Background: an optimization exercise with open tools, aiming at small area, a short achievable clock period and few clock cycles per item. Do not read the settings as production practice. The RTL was checked by simulation tests, not by an equivalence proof against the original design. Some runs may be left out. An edit can pass the tests and still lose a function that they never use.

$ cat design.v
module booth_1bit #(parameter WIDTH=32) (
  input   [WIDTH-1:0] x,
  input   [      2:0] s,
  output  [  WIDTH:0] psum,  
  output              clow   
);
  wire y_add,y,y_sub;  
  wire sel_negative,sel_double_negative,sel_positive,sel_double_positive;
  assign {y_add,y,y_sub} = s;
  assign sel_negative =  y_add & (y & ~y_sub | ~y & y_sub);
  assign sel_positive = ~y_add & (y & ~y_sub | ~y & y_sub);
  assign sel_double_negative =  y_add & ~y & ~y_sub;
  assign sel_double_positive = ~y_add &  y &  y_sub;
  assign psum = sel_double_negative ? ~{x, 1'b0} : 
            (sel_double_positive ?  {x, 1'b0} :
            (sel_negative ? ~{x[WIDTH-1],x} :
            (sel_positive ?  {x[WIDTH-1],x} : {(WIDTH+1){1'b0}})));
  assign clow = sel_double_negative | sel_negative;
endmodule
module booth #(
  parameter INXY_W = 66 ,
  parameter PSUM_W = INXY_W*2,
  parameter PSUM_N = INXY_W/2
)(
  input  [INXY_W-1:0] x,
  input  [INXY_W-1:0] y,
  output [PSUM_N-1:0][PSUM_W-1:0] psum  
);
  logic [PSUM_N-1:0][INXY_W:0] psum_raw;
  logic [PSUM_N-1:0]          clow_raw;
  booth_1bit #(.WIDTH (INXY_W)) B_0(.x (x),.s ({y[1:0], 1'b0}),.psum (psum_raw[0]), .clow(clow_raw[0]));
  assign psum[0] = {{(INXY_W-1){psum_raw[0][INXY_W]}}, psum_raw[0]};   
  for(genvar i=1; i<PSUM_N; i=i+1) begin: gen_shift_partial_sum
    booth_1bit #(.WIDTH (INXY_W)) B_(.x (x),.s (y[2*i+1 : 2*i-1]),.psum (psum_raw[i]), .clow(clow_raw[i]));
    assign psum[i] = {{(INXY_W-1-2*i){psum_raw[i][INXY_W]}}, psum_raw[i], 1'b0, clow_raw[i-1], {(2*i-2){1'b0}}};
  end
endmodule
module csa_nbit#(
  parameter N = 64
)(
  input  [N-1:0] i_a, 
  input  [N-1:0] i_b, 
  input  [N-1:0] i_c, 
  output [N-1:0] o_s, 
  output [N-1:0] o_c
);
  wire [N-1:0] p;
  wire [N-1:0] g;
  genvar i;
  generate
    for(i=0; i<N; i=i+1)begin:csa
      assign g[i] = i_a[i] & i_b[i];
      assign p[i] = i_a[i] ^ i_b[i];
      assign o_s[i] = p[i] ^ i_c[i];
      assign o_c[i] = i_c[i] & p[i] | g[i] ;
    end
  endgenerate
endmodule
module rca_nbit#(
  parameter N = 64
)(
  input  [N-1:0] i_a, 
  input  [N-1:0] i_b, 
  input          i_c, 
  output [N-1:0] o_s, 
  output         o_c
);
  wire [N-1:0] p;
  wire [N-1:0] g;
  /*verilator lint_off UNOPTFLAT*/
  wire [N:0] c;
  /*verilator lint_on UNOPTFLAT*/
  for(genvar i=0; i<N; i=i+1)begin:csa
    assign g[i]   = i_a[i] & i_b[i];
    assign p[i]   = i_a[i] ^ i_b[i];
    assign c[i+1] = c[i] & p[i] | g[i];
    assign o_s[i] = p[i] ^ c[i];
  end
  assign c[0] = i_c;
  assign o_c = c[N];
endmodule
module wallace_tree_33 #(
  parameter WIDTH=132
) (
  input  [32:0][WIDTH-1:0] in,
  output [1:0][WIDTH-1:0] out
);
  wire  [WIDTH-1:0] s_row1[11:0];
  wire  [WIDTH-1:0] c_row1[11:0];
  wire  [WIDTH-1:0] c_row1_shift[11:0];
  wire  [WIDTH-1:0] s_row2[6:0];
  wire  [WIDTH-1:0] c_row2[6:0];
  wire  [WIDTH-1:0] c_row2_shift[6:0];
  wire  [WIDTH-1:0] s_row3[4:0];
  wire  [WIDTH-1:0] c_row3[4:0];
  wire  [WIDTH-1:0] c_row3_shift[4:0];
  wire  [WIDTH-1:0] s_row4[2:0];
  wire  [WIDTH-1:0] c_row4[2:0];
  wire  [WIDTH-1:0] c_row4_shift[2:0];
  wire  [WIDTH-1:0] s_row5[1:0];
  wire  [WIDTH-1:0] c_row5[1:0];
  wire  [WIDTH-1:0] c_row5_shift[1:0];
  wire  [WIDTH-1:0] s_row6, c_row6, c_row6_shift;
  wire  [WIDTH-1:0] s_row7, c_row7, c_row7_shift;
  wire  [WIDTH-1:0] s_row8, c_row8, c_row8_shift;
  for(genvar i=0; i<11; i=i+1)begin: csa_row1
    csa_nbit #(.N(WIDTH)) csa_row1  (in[3*i] , in[3*i+1] , in[3*i+2] , s_row1[i], c_row1[i]);
    assign c_row1_shift[i] = {c_row1[i][WIDTH-2:0], 1'b0};
  end
  csa_nbit #(.N(WIDTH)) csa_row2_0  (s_row1[0]      , c_row1_shift[0],  s_row1[1]      ,  s_row2[0], c_row2[0]);
  csa_nbit #(.N(WIDTH)) csa_row2_1  (c_row1_shift[1], s_row1[2]      ,  c_row1_shift[2],  s_row2[1], c_row2[1]);
  csa_nbit #(.N(WIDTH)) csa_row2_2  (s_row1[3]      , c_row1_shift[3],  s_row1[4]      ,  s_row2[2], c_row2[2]);
  csa_nbit #(.N(WIDTH)) csa_row2_3  (c_row1_shift[4], s_row1[5]      ,  c_row1_shift[5],  s_row2[3], c_row2[3]);
  csa_nbit #(.N(WIDTH)) csa_row2_4  (s_row1[6]      , c_row1_shift[6],  s_row1[7]      ,  s_row2[4], c_row2[4]);
  csa_nbit #(.N(WIDTH)) csa_row2_5  (c_row1_shift[7], s_row1[8]      ,  c_row1_shift[8],  s_row2[5], c_row2[5]);
  csa_nbit #(.N(WIDTH)) csa_row2_6  (s_row1[9]      , c_row1_shift[9],  s_row1[10]     ,  s_row2[6], c_row2[6]);
  for(genvar i=0; i<7; i=i+1)begin: csa_row2_shift
    assign c_row2_shift[i] = {c_row2[i][WIDTH-2:0], 1'b0};
  end
  csa_nbit #(.N(WIDTH)) csa_row3_0  (c_row1_shift[10], s_row2[0]      , c_row2_shift[0], s_row3[0], c_row3[0]);
  csa_nbit #(.N(WIDTH)) csa_row3_1  (s_row2[1]       , c_row2_shift[1], s_row2[2]      , s_row3[1], c_row3[1]);
  csa_nbit #(.N(WIDTH)) csa_row3_2  (c_row2_shift[2] , s_row2[3]      , c_row2_shift[3], s_row3[2], c_row3[2]);
  csa_nbit #(.N(WIDTH)) csa_row3_3  (s_row2[4]       , c_row2_shift[4], s_row2[5]      , s_row3[3], c_row3[3]);
  csa_nbit #(.N(WIDTH)) csa_row3_4  (c_row2_shift[5] , s_row2[6]      , c_row2_shift[6], s_row3[4], c_row3[4]);
  for(genvar i=0; i<5; i=i+1)begin: csa_row3_shift
    assign c_row3_shift[i] = {c_row3[i][WIDTH-2:0], 1'b0};
  end
  csa_nbit #(.N(WIDTH)) csa_row4_0  (s_row3[0]       , c_row3_shift[0], s_row3[1]      , s_row4[0], c_row4[0]);
  csa_nbit #(.N(WIDTH)) csa_row4_1  (c_row3_shift[1] , s_row3[2]      , c_row3_shift[2], s_row4[1], c_row4[1]);
  csa_nbit #(.N(WIDTH)) csa_row4_2  (s_row3[3]       , c_row3_shift[3], s_row3[4]      , s_row4[2], c_row4[2]);
  for(genvar i=0; i<3; i=i+1)begin: csa_row4_shift
    assign c_row4_shift[i] = {c_row4[i][WIDTH-2:0], 1'b0};
  end
  csa_nbit #(.N(WIDTH)) csa_row5_0  (c_row3_shift[4], s_row4[0]      , c_row4_shift[0], s_row5[0], c_row5[0]);
  csa_nbit #(.N(WIDTH)) csa_row5_1  (s_row4[1]      , c_row4_shift[1], s_row4[2]      , s_row5[1], c_row5[1]);
  for(genvar i=0; i<2; i=i+1)begin: csa_row5_shift
    assign c_row5_shift[i] = {c_row5[i][WIDTH-2:0], 1'b0};
  end
  csa_nbit #(.N(WIDTH)) csa_row6    (c_row4_shift[2], s_row5[0], c_row5_shift[0], s_row6, c_row6);
  assign c_row6_shift = {c_row6[WIDTH-2:0], 1'b0};
  csa_nbit #(.N(WIDTH)) csa_row7    (s_row5[1], c_row5_shift[1], s_row6, s_row7, c_row7);
  assign c_row7_shift = {c_row7[WIDTH-2:0], 1'b0};
  csa_nbit #(.N(WIDTH)) csa_row8    (c_row6_shift, s_row7, c_row7_shift, s_row8, c_row8);
  assign c_row8_shift = {c_row8[WIDTH-2:0], 1'b0};
  assign out[1] = c_row8_shift;
  assign out[0] = s_row8;
endmodule
module mult #(
  parameter W = 64           
)(
  input             i_mulw  ,
  input             i_x_sign,
  input             i_y_sign,
  input 	[W-1:0]   i_x     ,
  input 	[W-1:0]   i_y     ,
  output 	[W-1:0]   o_hi_res,
  output 	[W-1:0]   o_lw_res
);
  localparam EXTEN_W = W + 2 ;  
  localparam PSUM_W = EXTEN_W*2;
  localparam PSUM_N = EXTEN_W/2;
  logic	[EXTEN_W-1:0] x, y;
  assign x = i_mulw ? {{(2+W/2){i_x[W/2-1]}}, i_x[W/2-1:0]} : {i_x_sign ? {2{i_x[W-1]}} : 2'b0, i_x[W-1:0]};
  assign y = i_mulw ? {{(2+W/2){i_y[W/2-1]}}, i_y[W/2-1:0]} : {i_y_sign ? {2{i_y[W-1]}} : 2'b0, i_y[W-1:0]};
  logic  [PSUM_N-1:0][PSUM_W-1:0] psum;
  booth #(
    .INXY_W(EXTEN_W),
    .PSUM_W(PSUM_W),
    .PSUM_N(PSUM_N)
  ) u_booth (
    .x   (x   ),
    .y   (y   ),
    .psum(psum)
  );
  wire [1:0][PSUM_W-1:0] tree_out;
  wallace_tree_33 #(PSUM_W) wallace_tree (.in(psum),.out(tree_out));
  logic [PSUM_W-1:0] res;
  logic carry;
  rca_nbit #(
    .N (PSUM_W)
  ) u_rca_nbit(
    .i_a (tree_out[1]),
    .i_b (tree_out[0]),
    .i_c (1'b0       ),
    .o_s (res        ),
    .o_c (carry      ));
  assign {o_hi_res, o_lw_res} = res[2*W-1:0];
endmodule
module mult_top (
  input               clk     ,
  input               rst_n   ,
  input               i_valid ,
  input               i_mulw  ,
  input               i_x_sign,
  input               i_y_sign,
  input      [63:0]   i_x     ,
  input      [63:0]   i_y     ,
  output reg          o_valid ,
  output reg [63:0]   o_hi_res,
  output reg [63:0]   o_lw_res
);
  reg        s1_valid;
  reg        s1_mulw, s1_x_sign, s1_y_sign;
  reg [63:0] s1_x, s1_y;
  always @(posedge clk or negedge rst_n) begin
    if (!rst_n) begin
      s1_valid <= 1'b0;
      o_valid  <= 1'b0;
    end else begin
      s1_valid <= i_valid;
      o_valid  <= s1_valid;
    end
  end
  always @(posedge clk) begin
    if (i_valid) begin
      s1_mulw   <= i_mulw;
      s1_x_sign <= i_x_sign;
      s1_y_sign <= i_y_sign;
      s1_x      <= i_x;
      s1_y      <= i_y;
    end
  end
  wire [63:0] hi, lw;
  mult #(.W(64)) u_mult (
    .i_mulw  (s1_mulw  ),
    .i_x_sign(s1_x_sign),
    .i_y_sign(s1_y_sign),
    .i_x     (s1_x     ),
    .i_y     (s1_y     ),
    .o_hi_res(hi       ),
    .o_lw_res(lw       )
  );
  always @(posedge clk) begin
    if (s1_valid) begin
      o_hi_res <= hi;
      o_lw_res <= lw;
    end
  end
endmodule
$ cat run.sh
#!/bin/bash
# synth_recipe.tcl (not shown) runs the flow's synth.tcl, then flattens the netlist and writes it again
# the make line also repeats each setting of config.mk as NAME=value (left out here)
make -C /OpenROAD-flow-scripts/flow DESIGN_CONFIG=/design/flow/config.mk WORK_HOME=/design/flow/orfs CLKGATE_MAP_FILE= SYNTH_SCRIPT=/design/flow/synth_recipe.tcl finish
$ cat constraint.sdc
create_clock -name core_clock -period 55.0 [get_ports {clk}]
set_input_delay 11.0000 -clock core_clock [delete_from_list [all_inputs] [get_ports {clk}]]
set_output_delay 11.0000 -clock core_clock [all_outputs]
set_load 0.01 [all_outputs]
$ cat config.mk
export PLATFORM = sky130hd
export DESIGN_NAME = mult_top
export DESIGN_NICKNAME = mult_top
export VERILOG_FILES = /design/flow/design.v
export SDC_FILE = /design/flow/constraint.sdc
export NUM_CORES = 4
export LEC_CHECK = 0
export CAP_MARGIN = 20
export CORE_MARGIN = 2
export CORE_UTILIZATION = 30
export PLACE_DENSITY = 0.45
export SLEW_MARGIN = 20
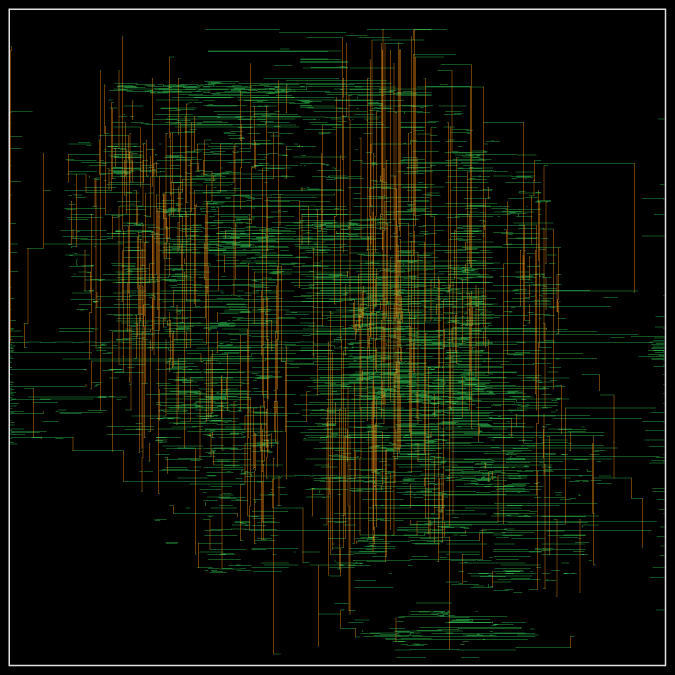
run_1/metal_stack.png
Drawn at 1 px/µm. Two of the layers only.
legend:
  met3:
    color: green
    wire_length: 70.0 mm
  met4:
    color: orange
    wire_length: 37.5 mm

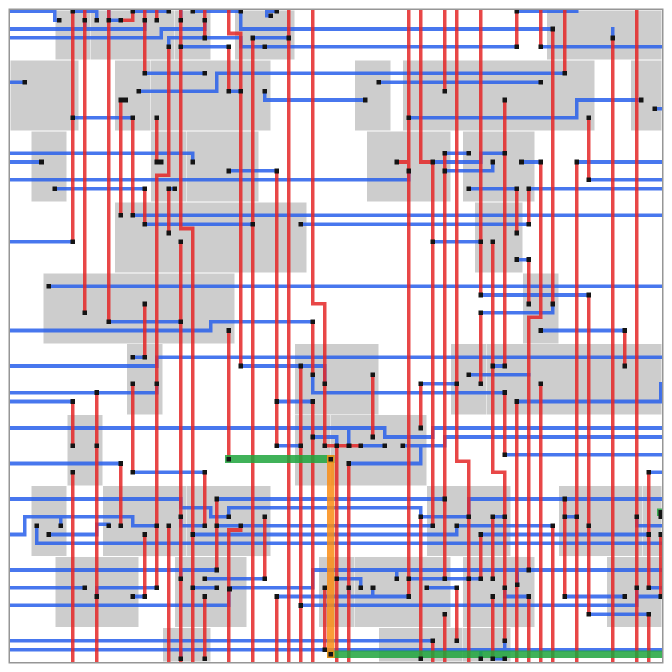
run_1/zoom.png
Window x 151 to 176, y 151 to 176 µm. Cells in gray, sequential cells in the stronger gray; small squares are vias.
legend:
  met2:
    color: red
  met1:
    color: blue
  met3:
    color: green
  met4:
    color: orange
most frequent: nor2_1 (7), xor2_1 (7)
cells with their middle in the window: 37
sequential cells in the window: 0

==> impl_results.md, run 1 <==
- Outcome: timing/DRC/antenna clean
- Dominant synthesized flop cell: edfxtp_1
- Syn_area_per_cell: 8.57 µm²
- Port bufs: 262
- Vias/cell: 5.61
- Worst Setup Path Type: flip-flop to flip-flop
- Sequential share of the synthesized area: 0.0616
- Multi-input gate share of total cell area: 0.761
- NonClk Buf Share: 0.0524
- Post-DR wirelength/cell: 32.2 µm
- Fin Clk Skew: 67.9 ps
- First-pass GRT wire length: 894 mm
- CP Launch Point: s1_y[1]
- Fillers: 44,300
- Ys async rst share: 0.00766
- Fin. Hold Viols: 0
- Post-synth EDFFs: 259
- Slew HR: 0.211
- Final-layout clock buffer total: 53
- Crit Path Max Fanout: 16
- Setup ws final: 1650 ps
- Pre-CTS setup slack: 794 ps
- DP HPWL: 485 mm
- Clk root buf: clkbuf_16
- Routed vias: ~110k
- Footprint of the multi-input gates: about 100,000 µm²
- Data arrival, critical path: 53,820 ps
- FP Rows: 238
- Post-synthesis xor/xnor area fraction: 0.140
- CP top delay family: adder cells
- Hold WC Path Type: flip-flop to flip-flop
- Clk latency of the worst-skew pair: about 800 ps
- Clock-cell share: 0.0112
- Layout Nets: 16,800
- Hold Path Sink: o_valid
- Full die area: 429,000 µm²
- Detail Route Antenna Nets: 0
- Hold_ws: ~710 ps
- Largest net degree at the start of global routing: 113
- Ratio of final minimum period to clock period: 0.970
- Compound-gate portion of the synthesized area: 0.159
- FF-to-FF setup slack: ~1700 ps
- Total GRT Usage: 0.294
- Setup violations, final: 0
- Area Growth Syn to Fin: 7.67%
- Vias in the first global route: 108,000
- Core area: 421,000 µm²
- Share of the synthesized area in the top cell type: 0.385
- Most common cell in the synthesized netlist: fa_1
- # IOs: 263
- Post-synthesis mux area share: 0.00316
- Iteration-0 DRC Markers: around 15,000
- CP most frequent cell: fa_1
- Total negative slack: 0 ps
- Required @ worst endpoint: 55,470 ps
- Max Slew Vio Count: 0
- Clock-pin transition on the worst setup and hold timing paths: 70 ps
- Tapcells: 5,640
- Biggest Area Class: multi-input gates
- Initial Utilization: 0.302
- Reg2reg end: o_hi_res[63]
- Syn. warnings: 2
- H-tree depth: 2
- Placed Cells: 19,600
- Maximum Capacitance Violations: 0
- Grt ovf: 0
- Die W: 655 µm
- Count of plain and timing-repair buffers: 841
- Main combinational cell family by area after synthesis: adder cells
- GPL Wtd Cong: around 0.98
- Initial antenna violation count: 47
- Commonest cells post-synth: fa_1 (2,441), inv_1 (2,411), nor2_1 (2,171), xnor2_1 (1,187), clkbuf_1 (1,132)
- Worst Setup EP: o_hi_res[63]
- Num sequential: between 200 and 300
- First-pass DRT Iterations: 7
- Fmax: 18.7 MHz
- Layout cell share with drive strength beyond 1: 0.0604
- Worst slew pin tran: 1180 ps
- Signal inverters: 2,414
- Worst setup SP type: flip-flop
- Worst Setup End Kind: flip-flop
- N_diodes: 12
- Area contributors post-synth: fa_1 (38%), xnor2_1 (8.2%), a221oi_1 (7.4%)
- Max clock buf depth: 3
- TritonCTS clock tree: done
- Hold depth: 0
- Worst r2r src: s1_y[1]
- Synth area leader: fa_1
- Synth Area in Simple Gates: 0.0991
- Post-Syn Instances: 14,800
- Post-Synth Adder-Cell Area: 0.410
Testbench counts for the RTL of run 1, summed over its fixed seeds: cycles 15,012, items 15,000.
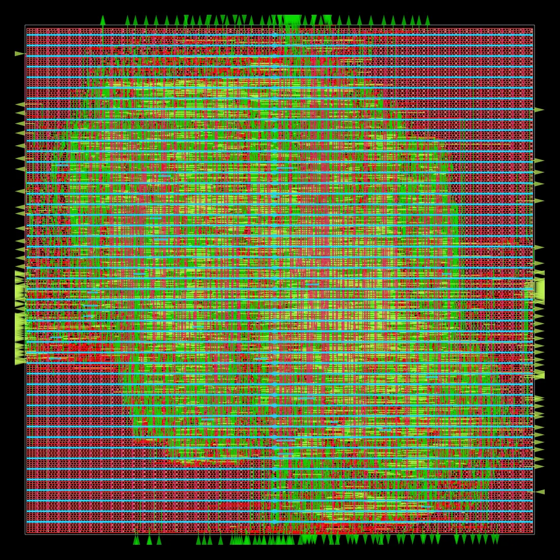
run_1/final_all.png
cell area after layout: 137,000 µm²
Die Y: 655 µm
final wirelength: 634 mm
final core utilization: 0.325

## run 1: per-layer routing
layer / share of wire / routed length, µm / global-route usage
met2: 0.42 / 268000 / 0.432
met3: 0.11 / 70000 / 0.0781
met1: 0.41 / 258000 / 0.399
met4: 0.059 / 37500 / 0.140
met5: 0.00052 / 331 / 0
## run 1: repair_timing
item,CTS,global route
resized for setup,0,25
hold buffers,0,0
buffers inserted,0,25
endpoints found under the setup margin,0,1
hold endpoints to repair,0,0
## run 1: cell usage in the layout (no fill, tap or decap), types with 159 or more instances in the layout
master,Yosys,final
inv_1,2411,2409
xor2_1,841,817
xnor2_1,1187,1175
edfxtp_1,259,259
buf_4,83,559
nor2_1,2171,2145
clkdlybuf4s50_1,0,261
nand2_1,846,835
fa_1,2441,2435
a221o_1,171,171
ha_1,257,257
a221oi_1,1072,1070
a21oi_1,170,159
o221ai_1,537,537
--- run 2: outline of the changes from run 1 ---
design.v: 239 -> 11095 lines; modules unchanged: 0
  mult_top: edited, 51 -> 11086 lines
  mul_fa: new, 5 lines
  mul_ha: new, 4 lines
  removed: booth_1bit, booth, csa_nbit, rca_nbit, wallace_tree_33, mult
==> module mul_ha as of run 2 <==
module mul_ha (input a, input b, output s, output co);
  assign s  = a ^ b;
  assign co = a & b;
endmodule
==> module mul_fa as of run 2 <==
module mul_fa (input a, input b, input c, output s, output co);
  wire p = a ^ b;
  assign s  = p ^ c;
  assign co = (a & b) | (p & c);
endmodule
==> flow/run.sh (new file) <==
#!/bin/bash
# Layout flow: the standard ORFS layout (standard.sh, standard synthesis and
# every standard step), except that the port buffers that global placement
# inserts on every input and output are sky130_fd_sc_hd__buf_2 cells instead of
# the default delay-buffer choice. The whole make output goes to run_standard.log.
set -euo pipefail
bash standard.sh BUFFER_PORTS_ARGS="-buffer_cell sky130_fd_sc_hd__buf_2" finish > run_standard.log 2>&1
==> standard.sh (new file) <==
#!/bin/bash
# synth_recipe.tcl (not shown) runs the flow's synth.tcl, then flattens the netlist and writes it again
# the make line also repeats each setting of config.mk as NAME=value (left out here)
make -C /OpenROAD-flow-scripts/flow DESIGN_CONFIG=/design/flow/config.mk WORK_HOME=/design/flow/orfs CLKGATE_MAP_FILE= SYNTH_SCRIPT=/design/flow/synth_recipe.tcl "${@:-finish}"
--- a/config.mk
+++ b/config.mk
@@ -6,7 +6,11 @@
 export NUM_CORES = 4
 export LEC_CHECK = 0
-export CAP_MARGIN = 20
+export ABC_AREA = 1
+export CAP_MARGIN = 40
+export CELL_PAD_IN_SITES_DETAIL_PLACEMENT = 1
+export CELL_PAD_IN_SITES_GLOBAL_PLACEMENT = 2
 export CORE_MARGIN = 2
-export CORE_UTILIZATION = 30
-export PLACE_DENSITY = 0.45
-export SLEW_MARGIN = 20
+export CORE_UTILIZATION = 35
+export PLACE_DENSITY = 0.5
+export SLEW_MARGIN = 50
+export SYNTH_HIERARCHICAL = 1
removed: run.sh
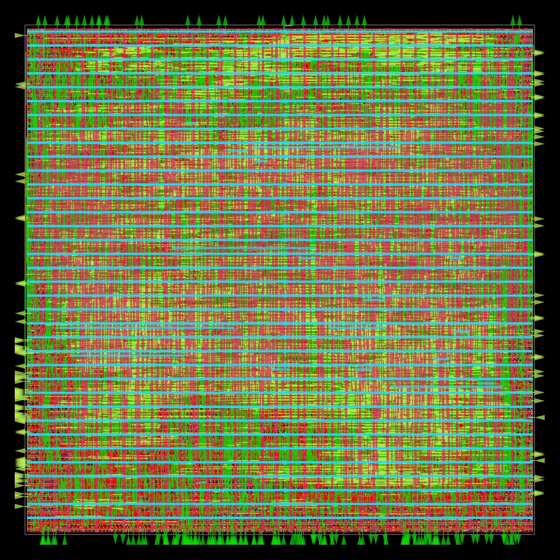
run_2/final_all.png
full die area: 249,000 µm²
FP Rows: 181

==> impl_results.md, run 2 <==
- Hold Path Sink: o_valid (unchanged)
- Multi-input gate share of total cell area: 0.803 (was 0.761)
- FF-to-FF setup slack: 42,770 ps (was 1650 ps)
- Area Growth Syn to Fin: 9.28% (was 7.67%)
- Worst Setup EP: o_hi_res[58] (was o_hi_res[63])
- Grt ovf: 0 (unchanged)
- Synth area leader: fa_1 (unchanged)
- Post-CTS Setup Bufs: 0 (unchanged)
- Total GRT Usage: 0.520 (was 0.294)
- Die Y: 499 µm (was 655 µm)
- Initial Utilization: 0.352 (was 0.302)
- Fin. Hold Viols: 0 (unchanged)
- First-pass GRT wire length: 890 mm (was 894 mm)
- H-tree depth: 2 (unchanged)
- Setup violations, final: 0 (unchanged)
- Slew HR: 0.416 (was 0.211)
- Max Slew Vio Count: 0 (unchanged)
- Core area: 243,000 µm² (was 421,000 µm²)
- Final core utilization: 0.385 (was 0.325)
- CP Launch Point: o_hi_res[58] (was s1_y[1])
- Clock-pin transition on the worst setup and hold timing paths: 60 ps (was 70 ps)
- Biggest Area Class: multi-input gates (unchanged)
- Vias in the first global route: 99,800 (was 108,000)
- Dominant synthesized flop cell: dfxtp_1 (was edfxtp_1)
- Routed vias: 99,700 (was 110,000)
- Hold_ws: 351 ps (was 712 ps)
- Clock-cell share: 0.0143 (was 0.0112)
- Worst Setup Path Type: flip-flop to primary output (was flip-flop to flip-flop)
- CP top delay family: flip-flops (was adder cells)
- Hold depth: 0 (unchanged)
- Required @ worst endpoint: 44,000 ps (was 55,470 ps)
- NonClk Buf Share: 0.0638 (was 0.0524)
- Syn_area_per_cell: 8.05 µm² (was 8.57 µm²)
- Post-Syn Instances: 10,700 (was 14,800)
- Worst setup SP type: flip-flop (unchanged)
- Sequential share of the synthesized area: 0.0608 (was 0.0616)
- Area contributors post-synth: fa_1 (31%), xor2_1 (16%), o22ai_1 (9.7%) (was fa_1 (38%), xnor2_1 (8.2%), a221oi_1 (7.4%))
- Hold WC Path Type: flip-flop to flip-flop (unchanged)
- Initial antenna violation count: 63 (was 47)
- Worst r2r src: xr[4] (was s1_y[1])
- # IOs: 263 (unchanged)
- N_diodes: 67 (was 12)
- Setup ws final: 42,760 ps (was 1650 ps)
- Cell area after layout: 93,700 µm² (was 137,000 µm²)
- Commonest cells post-synth: xor2_1 (1,522), a21oi_1 (1,385), fa_1 (1,344), o22ai_1 (1,333), clkbuf_1 (1,017) (was fa_1 (2,441), inv_1 (2,411), nor2_1 (2,171), xnor2_1 (1,187), clkbuf_1 (1,132))
- Vias/cell: 7.34 (was 5.61)
- Layout Nets: 12,100 (was 16,800)
- Num sequential: 260 (was 261)
- Share of the synthesized area in the top cell type: 0.314 (was 0.385)
- DP HPWL: 467 mm (was 485 mm)
- Placed Cells: 13,400 (was 19,600)
- Clk latency of the worst-skew pair: 720 ps (was 790 ps)
- Ys async rst share: 0.00769 (was 0.00766)
- Post-DR wirelength/cell: 49.0 µm (was 32.2 µm)
- Max clock buf depth: 3 (unchanged)
- Outcome: timing/DRC/antenna clean (unchanged)
- Syn. warnings: 7 (was 2)
- First-pass DRT Iterations: 9 (was 7)
- Signal inverters: 434 (was 2,414)
- Worst slew pin tran: 876 ps (was 1180 ps)
Testbench counts for the RTL of run 2, summed over its fixed seeds: cycles 15,012, items 15,000.
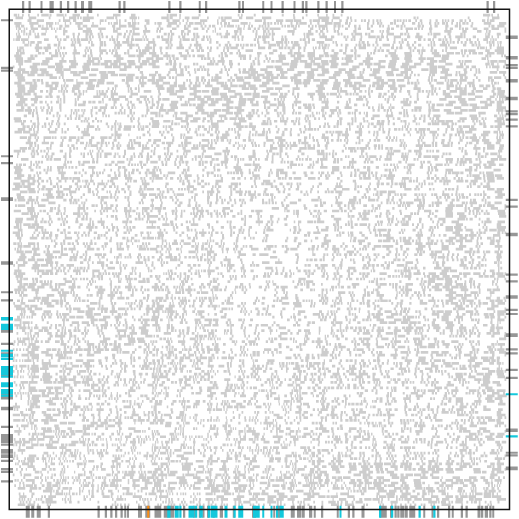
run_2/pins.png
Drawn at 1 px/µm. Pins as bars across the die edge, other pins in gray.
legend:
  i_y:
    color: cyan
    pins: 64
    direction: input
    edge: 38 south, 24 west, 2 east
  i_x_sign:
    color: orange
    pins: 1
    direction: input
    edge: south
all pins by edge: 131 south, 62 west, 38 east, 32 north

run 2: cell count changes after synthesis, moves of 1030 or more:
cell / change
xnor2_1: -1067
nor2_1: -1989
o22ai_1: +1216
a21oi_1: +1215
inv_1: -2058
a221oi_1: -1030
fa_1: -1097
run 2: metal layers:
| layer | routed length (µm) | GRT usage |
|---|---|---|
| met1 | 231000 | 0.595 |
| met2 | 264000 | 0.718 |
| met3 | 97900 | 0.249 |
| met4 | 71900 | 0.451 |
| met5 | 867 | 0.0156 |
run 2: cells by family (layout without fill, tap and decap cells):
| group | count (synthesis) | count (layout) | share of synthesized area |
|---|---|---|---|
| buffers and inverters | 1706 | 1321 | 0.0777 |
| AO/OA/AOI/OAI | 4209 | 4209 | 0.276 |
| flip-flops | 260 | 260 | 0.0608 |
| AND/OR/NAND/NOR | 1194 | 1194 | 0.0608 |
| adder cells (fa/ha/maj) | 1638 | 1638 | 0.357 |
| other | 1 | 109 | 0.0000438 |
| XOR/XNOR | 1644 | 1644 | 0.168 |

==> what the ideal ports hide <==
The results above use ideal ports. As a check the final layouts listed here were re-extracted and re-timed, cells and wires unchanged.
Step 1, drivers: a clkbuf_16 drives clk and a buf_2 each remaining input, both assumed.
Step 2 adds t to the input delays and takes it off the output delays; t is the mean of the earliest and latest rising clock arrival at the registers after step 1. Input paths then give back, and output paths get back, about the clock's delay inside the block.
Slacks: no drivers / after step 1 / after step 2; pairs: no drivers / after step 1.
run	shift t [ns]	setup slack, ns	hold slack, ns	worst data-port slew with drivers (ns)	cell pins on the clock port's net
run 1	0.871	1.652 / 1.652 / 1.652	0.712 / 0.712 / 0.712	0.16	1
run 2	0.812	42.755 / 42.645 / 42.495	0.351 / 0.351 / 0.351	0.05	1
After both steps setup and hold are still met in every run listed. The setup slack of run 2, which loses most, moves by -0.110 ns with the drivers and by -0.260 ns with both steps.
